Background: an optimization exercise with open tools, aiming at small area. Do not read the settings as production practice.
Only simulation tests tie the RTL to the original design; equivalence was not proved.
Power and IR drop assume default switching activity.

==> design/flow/run.sh <==
#!/bin/bash
# synth_recipe.tcl (not shown) runs the flow's synth.tcl, then flattens the netlist and writes it again
# the make line also repeats each setting of config.mk as NAME=value (left out here)
make -C /OpenROAD-flow-scripts/flow DESIGN_CONFIG=/design/flow/config.mk WORK_HOME=/design/flow/orfs CLKGATE_MAP_FILE= SYNTH_SCRIPT=/design/flow/synth_recipe.tcl finish
==> design/flow/config.mk <==
export PLATFORM = sky130hd
export DESIGN_NAME = ALU
export DESIGN_NICKNAME = ALU
export VERILOG_FILES = /design/flow/design.v
export SDC_FILE = /design/flow/constraint.sdc
export NUM_CORES = 4
export LEC_CHECK = 0
export CAP_MARGIN = 20
export CORE_MARGIN = 2
export CORE_UTILIZATION = 40
export SLEW_MARGIN = 20
==> design/flow/constraint.sdc <==
create_clock -name core_clock -period 6.0 [get_ports {clock}]
set_input_delay 1.2000 -clock core_clock [delete_from_list [all_inputs] [get_ports {clock}]]
set_output_delay 1.2000 -clock core_clock [all_outputs]
set_load 0.01 [all_outputs]
==> design/flow/design.v <==
module ALU(
  input         clock,
                reset,
                io_flush_valid,
                io_FU_input_valid,
  input  [6:0]  io_FU_input_bits_decoded_instruction_PRD,
  input         io_FU_input_bits_decoded_instruction_RD_valid,
  input  [20:0] io_FU_input_bits_decoded_instruction_IMM,
  input  [2:0]  io_FU_input_bits_decoded_instruction_FUNCT3,
  input  [1:0]  io_FU_input_bits_decoded_instruction_packet_index,
  input  [5:0]  io_FU_input_bits_decoded_instruction_ROB_index,
  input  [3:0]  io_FU_input_bits_decoded_instruction_MOB_index,
  input  [4:0]  io_FU_input_bits_decoded_instruction_instructionType,
  input         io_FU_input_bits_decoded_instruction_needs_ALU,
                io_FU_input_bits_decoded_instruction_needs_branch_unit,
                io_FU_input_bits_decoded_instruction_SUBTRACT,
                io_FU_input_bits_decoded_instruction_MULTIPLY,
                io_FU_input_bits_decoded_instruction_FENCE,
                io_FU_input_bits_decoded_instruction_IS_IMM,
  input  [31:0] io_FU_input_bits_RS1_data,
                io_FU_input_bits_RS2_data,
                io_FU_input_bits_fetch_PC,
  output        io_FU_output_valid,
  output [6:0]  io_FU_output_bits_PRD,
  output [31:0] io_FU_output_bits_RD_data,
  output        io_FU_output_bits_RD_valid,
  output [31:0] io_FU_output_bits_fetch_PC,
  output [3:0]  io_FU_output_bits_MOB_index,
  output [5:0]  io_FU_output_bits_ROB_index,
  output [1:0]  io_FU_output_bits_fetch_packet_index
);
  wire [31:0] RS1_signed = io_FU_input_bits_RS1_data;
  wire [31:0] RS1_unsigned = io_FU_input_bits_RS1_data;
  wire [31:0] instruction_PC =
    io_FU_input_bits_fetch_PC
    + {28'h0, io_FU_input_bits_decoded_instruction_packet_index, 2'h0};
  reg  [31:0] arithmetic_result;
  wire [31:0] IMM_signed =
    {{19{io_FU_input_bits_decoded_instruction_IMM[12]}},
     io_FU_input_bits_decoded_instruction_IMM[12:0]};
  wire [31:0] operand2_unsigned =
    io_FU_input_bits_decoded_instruction_IS_IMM ? IMM_signed : io_FU_input_bits_RS2_data;
  wire [4:0]  shamt = operand2_unsigned[4:0];
  wire        _REMU_T = io_FU_input_bits_decoded_instruction_instructionType == 5'hC;
  wire        _SLTU_T_1 = io_FU_input_bits_decoded_instruction_instructionType == 5'h4;
  wire        _BEQ_T = io_FU_input_bits_decoded_instruction_FUNCT3 == 3'h0;
  wire        ADD =
    (_REMU_T | _SLTU_T_1) & _BEQ_T & ~io_FU_input_bits_decoded_instruction_MULTIPLY
    & ~io_FU_input_bits_decoded_instruction_SUBTRACT;
  wire        SUB =
    (_REMU_T | _SLTU_T_1) & _BEQ_T & ~io_FU_input_bits_decoded_instruction_MULTIPLY
    & io_FU_input_bits_decoded_instruction_SUBTRACT;
  wire        SLL =
    (_REMU_T | _SLTU_T_1) & io_FU_input_bits_decoded_instruction_FUNCT3 == 3'h1
    & ~io_FU_input_bits_decoded_instruction_MULTIPLY;
  wire        _BGE_T = io_FU_input_bits_decoded_instruction_FUNCT3 == 3'h5;
  wire        SRL =
    (_REMU_T | _SLTU_T_1) & _BGE_T & ~io_FU_input_bits_decoded_instruction_MULTIPLY
    & ~io_FU_input_bits_decoded_instruction_SUBTRACT;
  wire        SRA =
    (_REMU_T | _SLTU_T_1) & _BGE_T & ~io_FU_input_bits_decoded_instruction_MULTIPLY
    & io_FU_input_bits_decoded_instruction_SUBTRACT;
  wire        AUIPC =
    io_FU_input_bits_decoded_instruction_instructionType == 5'h5
    & ~io_FU_input_bits_decoded_instruction_MULTIPLY;
  wire        ALU_input_valid =
    io_FU_input_valid & io_FU_input_bits_decoded_instruction_needs_ALU;
  wire        branch_unit_input_valid =
    io_FU_input_valid & io_FU_input_bits_decoded_instruction_needs_branch_unit;
  wire        mult_unit_input_valid =
    io_FU_input_valid & io_FU_input_bits_decoded_instruction_MULTIPLY;
  reg         io_FU_output_valid_REG;
  wire [31:0] add_result = RS1_unsigned + operand2_unsigned;
  wire [31:0] sub_result = RS1_unsigned - operand2_unsigned;
  wire [31:0] _GEN = {27'h0, shamt};
  wire [31:0] sra_result = $signed($signed(RS1_signed) >>> _GEN);
  wire [62:0] _sll_result_T = {31'h0, RS1_unsigned} << shamt;
  reg  [31:0] io_FU_output_bits_fetch_PC_REG;
  reg  [1:0]  io_FU_output_bits_fetch_packet_index_REG;
  reg  [6:0]  io_FU_output_bits_PRD_REG;
  reg         io_FU_output_bits_RD_valid_REG;
  reg  [3:0]  io_FU_output_bits_MOB_index_REG;
  reg  [5:0]  io_FU_output_bits_ROB_index_REG;
  always @(posedge clock) begin
    if (reset)
      arithmetic_result <= 32'h0;
    else begin
      arithmetic_result <=
        ADD
          ? add_result
          : SUB
              ? sub_result
              : (_REMU_T | _SLTU_T_1)
                & io_FU_input_bits_decoded_instruction_FUNCT3 == 3'h4
                & ~io_FU_input_bits_decoded_instruction_MULTIPLY
                  ? RS1_unsigned ^ operand2_unsigned
                  : (_REMU_T | _SLTU_T_1)
                    & io_FU_input_bits_decoded_instruction_FUNCT3 == 3'h6
                    & ~io_FU_input_bits_decoded_instruction_MULTIPLY
                      ? RS1_unsigned | operand2_unsigned
                      : (_REMU_T | _SLTU_T_1)
                        & (&io_FU_input_bits_decoded_instruction_FUNCT3)
                        & ~io_FU_input_bits_decoded_instruction_MULTIPLY
                          ? RS1_unsigned & operand2_unsigned
                          : SLL
                              ? _sll_result_T[31:0]
                              : SRL
                                  ? RS1_unsigned >> _GEN
                                  : SRA
                                      ? sra_result
                                      : (_REMU_T | _SLTU_T_1)
                                        & io_FU_input_bits_decoded_instruction_FUNCT3 == 3'h2
                                        & ~io_FU_input_bits_decoded_instruction_MULTIPLY
                                          ? {31'h0,
                                             $signed(RS1_signed) < $signed(io_FU_input_bits_decoded_instruction_IS_IMM
                                                                             ? IMM_signed
                                                                             : io_FU_input_bits_RS2_data)}
                                          : (_REMU_T | _SLTU_T_1)
                                            & io_FU_input_bits_decoded_instruction_FUNCT3 == 3'h3
                                            & ~io_FU_input_bits_decoded_instruction_MULTIPLY
                                              ? {31'h0, RS1_unsigned < operand2_unsigned}
                                              : io_FU_input_bits_decoded_instruction_instructionType == 5'hD
                                                & ~io_FU_input_bits_decoded_instruction_MULTIPLY
                                                  ? {io_FU_input_bits_decoded_instruction_IMM[19:0],
                                                     12'h0}
                                                  : 32'h0;
    end
    io_FU_output_valid_REG <=
      ALU_input_valid & ~io_flush_valid | io_FU_input_bits_decoded_instruction_FENCE;
    io_FU_output_bits_fetch_PC_REG <= io_FU_input_bits_fetch_PC;
    io_FU_output_bits_fetch_packet_index_REG <=
      io_FU_input_bits_decoded_instruction_packet_index;
    io_FU_output_bits_PRD_REG <= io_FU_input_bits_decoded_instruction_PRD;
    io_FU_output_bits_RD_valid_REG <= io_FU_input_bits_decoded_instruction_RD_valid;
    io_FU_output_bits_MOB_index_REG <= io_FU_input_bits_decoded_instruction_MOB_index;
    io_FU_output_bits_ROB_index_REG <= io_FU_input_bits_decoded_instruction_ROB_index;
  end  
  assign io_FU_output_valid = io_FU_output_valid_REG & ~io_flush_valid;
  assign io_FU_output_bits_PRD = io_FU_output_bits_PRD_REG;
  assign io_FU_output_bits_RD_data = arithmetic_result;
  assign io_FU_output_bits_RD_valid = io_FU_output_bits_RD_valid_REG;
  assign io_FU_output_bits_fetch_PC = io_FU_output_bits_fetch_PC_REG;
  assign io_FU_output_bits_MOB_index = io_FU_output_bits_MOB_index_REG;
  assign io_FU_output_bits_ROB_index = io_FU_output_bits_ROB_index_REG;
  assign io_FU_output_bits_fetch_packet_index = io_FU_output_bits_fetch_packet_index_REG;
endmodule
==> results.sh <==
export IMPL_crit_arrival_ps=5710
export IMPL_hold_violations=0
export IMPL_numPortBuffers=237
export IMPL_end_kind="flop"
export IMPL_ios=240
export IMPL_area_growth_pct=29.7
export IMPL_syn_nets=1767
export IMPL_clk_pin_slew_worst_paths_ps=80
export IMPL_dp_slack_ps=376
export IMPL_h_tree_depth=3
export IMPL_antenna_found_initial=2
export IMPL_hold_class="input port to flop"
export IMPL_p_sw_frac=0.432
export IMPL_worstMarginPinSlew_ps=846
export IMPL_power_frac_clock=0.244
export IMPL_synth_cells=1513
export IMPL_clock_sinks=85
export IMPL_hold_depth=1
export IMPL_ys_warn_count=1
export IMPL_final_cell_area_um2=14400
export IMPL_cp_startpoint="io_FU_input_bits_decoded_instruction_IS_IMM"
export IMPL_firstDrtPassIters=6
export IMPL_dp_hpwl_um=45400
export IMPL_rsz0062_at_grt="false"
export IMPL_cp_max_fo=10
export IMPL_grt_max_degree=54
export IMPL_syn_area_um2=11100
export IMPL_ir_drop_v=0.000134
export IMPL_remaining_drc_errors=0
export IMPL_die_h_um=171
export IMPL_cts_resized=0
export IMPL_dieArea_um2=29200
export IMPL_drt_vias_per_instance=6.36
export IMPL_slowest_stage="a2111oi_0"
export IMPL_status="no timing/DRC/antenna violations"
export IMPL_worst_path_most_repeated_cell="buf_4"
export IMPL_crit_type="input port to flop"
export IMPL_seq_area_frac_synth=0.153
export IMPL_syn_area_per_cell_um2=7.35
export IMPL_fin_ws_ps=594
export IMPL_grt_pass1_wl_um=83200
export IMPL_ys_ff_latch=85
export IMPL_core_area_um2=27600
export IMPL_ant_nets=0
export IMPL_routabilityCongestion=1.08
export IMPL_synth_top_area_share=0.153
export IMPL_yosysTopAreaCell="dfxtp_1"
export IMPL_min_period_ps=5410
export IMPL_dpl_cell_area_um2=14100
export IMPL_slowest_delay_ps=610
export IMPL_overflow=0
export IMPL_postCtsHoldBufs=0
export IMPL_power_switching_mw=1.04
export IMPL_fmax_ghz=0.185
export IMPL_drive_above_1_share=0.0938
export IMPL_post_cts_setup_buffer_count=0
export IMPL_fin_crit_sh=0.901
export IMPL_root_buffer="clkbuf_16"
export IMPL_p_per_area_nw_per_um2=167
export IMPL_hold_path_end="io_FU_output_bits_fetch_PC_REG[16]"
export IMPL_intPower_mw=1.37
export IMPL_synth_main_ff_cell="dfxtp_1"
export IMPL_p_seq_frac=0.247
export IMPL_grt_pass1_vias=12400
export IMPL_min_from="io_FU_input_bits_fetch_PC[16]"
export IMPL_slew_headroom=0.432
export IMPL_final_cell_mix="237 x clkdlybuf4s50_1, 171 x nand2_1, 162 x nor2_1"
export IMPL_drt_iter0_drc=1731
export IMPL_slew_viol_final=0
export IMPL_synth_area_leaders="dfxtp_1 15%, ha_1 11%, mux4_2 6.9%"
## power groups by stage
stage	Clock (mW)	Sequential (mW)	Combinational, mW
2_1_floorplan	0	0.620	0.694
3_3_place_gp	0	0.610	1.18
3_5_place_dp	0	0.610	1.18
4_1_cts	0.602	0.597	1.19
5_1_grt	0.614	0.598	1.30
6_report	0.589	0.596	1.23
## layout make-up
| type | instances | area [um2] | area share |
|---|---|---|---|
| flip-flops and latches | 85 | 1700 | 0.118 |
| repair buffers | 317 | 2970 | 0.206 |
| diodes | 1 | 2.50 | 0.000173 |
| well taps | 378 | 473 | 0.0328 |
| clock inverters | 7 | 71.3 | 0.00494 |
| inverters | 98 | 373 | 0.0258 |
| clock buffers | 9 | 225 | 0.0156 |
| multi-input cells | 1222 | 8610 | 0.597 |
## worst max-delay path, delay by kind of cell
family	cells	cell delay (ps)
AOI/OAI and AO/OA	6	2030
adders and majority gates	1	210
and+or+nand+nor	4	870
muxes	1	130
buffers and inverters	5	1260
## layer usage
layer / vias to the layer above / wire [um] / GRT usage
li1: 6024 / - / -
met1: 6326 / 23300 / 0.536
met2: 957 / 24300 / 0.577
met3: 160 / 7330 / 0.0849
met4: 0 / 2760 / 0.172
met5: - / 0 / 0
## cell usage after synthesis (5+ instances only)
cell type,count
o31ai_1,9
or3_1,5
a221oi_1,20
o21a_1,7
buf_1,14
o32ai_1,6
a21oi_1,142
a311oi_1,6
nor3_1,27
inv_1,92
a32oi_1,7
nor2_1,162
nand3_1,35
nand2_1,171
a2111oi_0,5
a22oi_1,17
buf_2,32
a31o_1,5
mux2_2,5
nor2b_1,8
o21ai_0,67
and3_1,11
xnor2_1,19
clkbuf_1,59
nor4_1,8
nand4_1,8
dfxtp_1,85
a31oi_1,27
mux2i_1,75
a21o_1,21
o21bai_1,7
a211oi_1,40
a211o_1,5
o211ai_1,22
o2111ai_1,6
xor2_1,6
o21ai_1,25
mux4_2,34
o22ai_1,16
o221ai_1,11
ha_1,97
nand2b_1,13
## kinds of logic after synthesis
logic type | share of synthesized area
muxes | 0.149
buffers and inverters | 0.0749
DFF | 0.153
xor gates and xnor gates | 0.0197
and+or+nand+nor | 0.190
AOI/OAI and AO/OA | 0.301
adders and majority gates | 0.113
## through the flow
step / instances / hold slack (ps)
floorplan: 1513 / 1230
global placement: 2100 / 1650
detailed placement: 2100 / 1650
CTS: 2116 / 1270
global route: 2116 / 1270
finish: 2117 / 1280
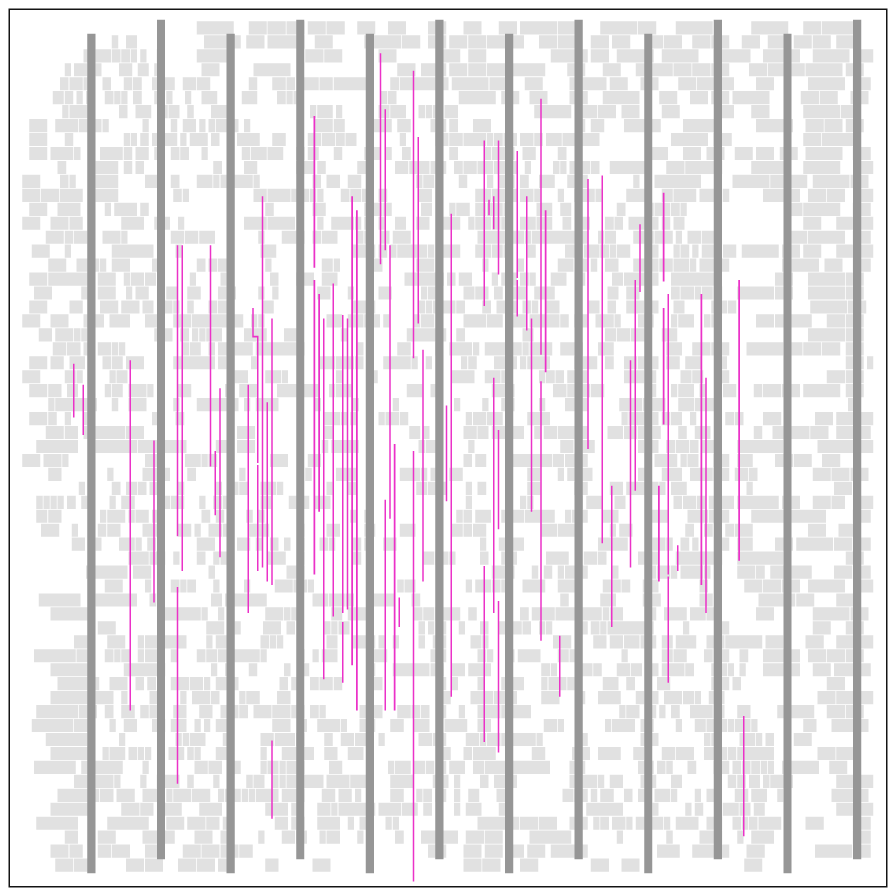
(the metal 4 layer)
Supply wires on this layer in grey. Cells faint in the background.
wire length on this layer	2760 um
share of all routed wire	4.8%
routed wire length: 57700 um
total number of vias: 13500

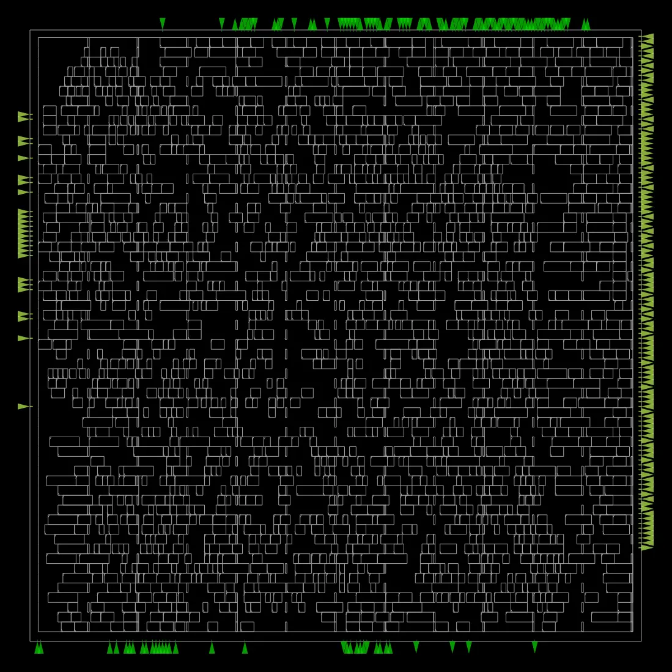
(placement view)
Well Taps: 378
Site Rows: 61
fin cells: 2117
fraction of area in registers: 0.118

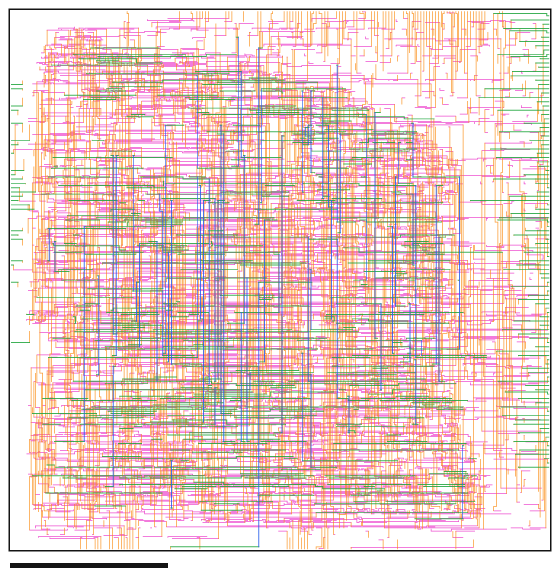
(metal layers overlaid)
The bar under the picture is 50 um long.
colour	layer	wire length
green	met3	7330 um
blue	met4	2760 um
orange	met2	24.3 mm
magenta	met1	23.3 mm
all-layer global routing usage: 0.388
average wire per standard cell: 27.2 um

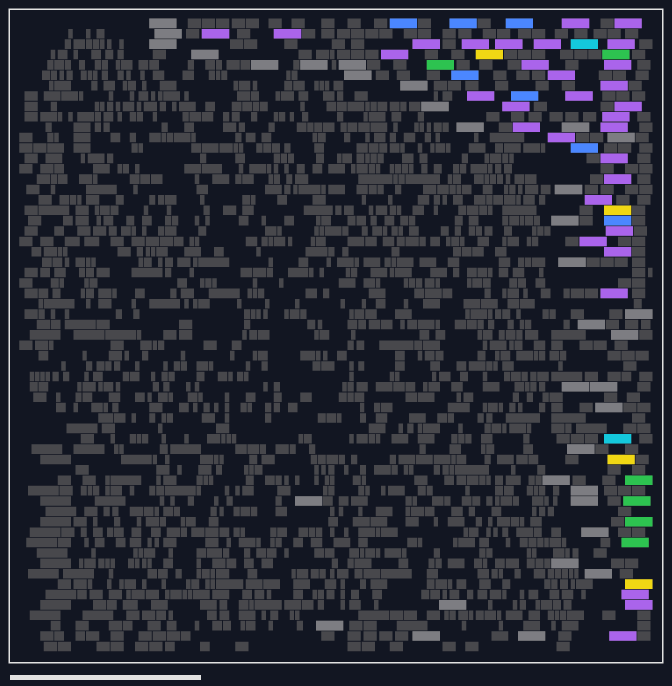
(sequential cells coloured by netlist name)
The bar under the picture is 50 um long.
colour	name in the netlist	placed flops
yellow	`io_FU_output_bits_MOB_index_REG`	4
cyan	`io_FU_output_bits_fetch_packet_index_REG`	2
blue	`io_FU_output_bits_PRD_REG`	7
green	`io_FU_output_bits_ROB_index_REG`	6
purple	`io_FU_output_bits_fetch_PC_REG`	32
not coloured	34
register area: 1700 um2
final core occ: 0.524
sequential power: 0.596 mW

[port drivers added, routing unchanged]
The flow's constraints put no driver on any port. The routed layout listed below was extracted and timed again, unchanged, in two steps. Step 1 (the two cells are an assumption about what drives the block):
set clk [get_ports {clock}]
set_driving_cell -lib_cell sky130_fd_sc_hd__clkbuf_16 $clk
set_driving_cell -lib_cell sky130_fd_sc_hd__buf_2 [delete_from_list [all_inputs] $clk]
Step 2 also shifts input and output timing later by t, the mid clock arrival at the registers, as if the neighbouring blocks saw the same clock. Slacks: ideal / step 1 / step 2; pairs: ideal / step 1.
t, ns: 0.406
setup slack, ns: 0.594 / 0.613 / 0.207
hold slack, ns: 1.276 / 1.257 / 1.664
After both steps setup and hold are still met in this run. The setup slack of this run moves by +0.019 ns with the drivers and by -0.387 ns with both steps.
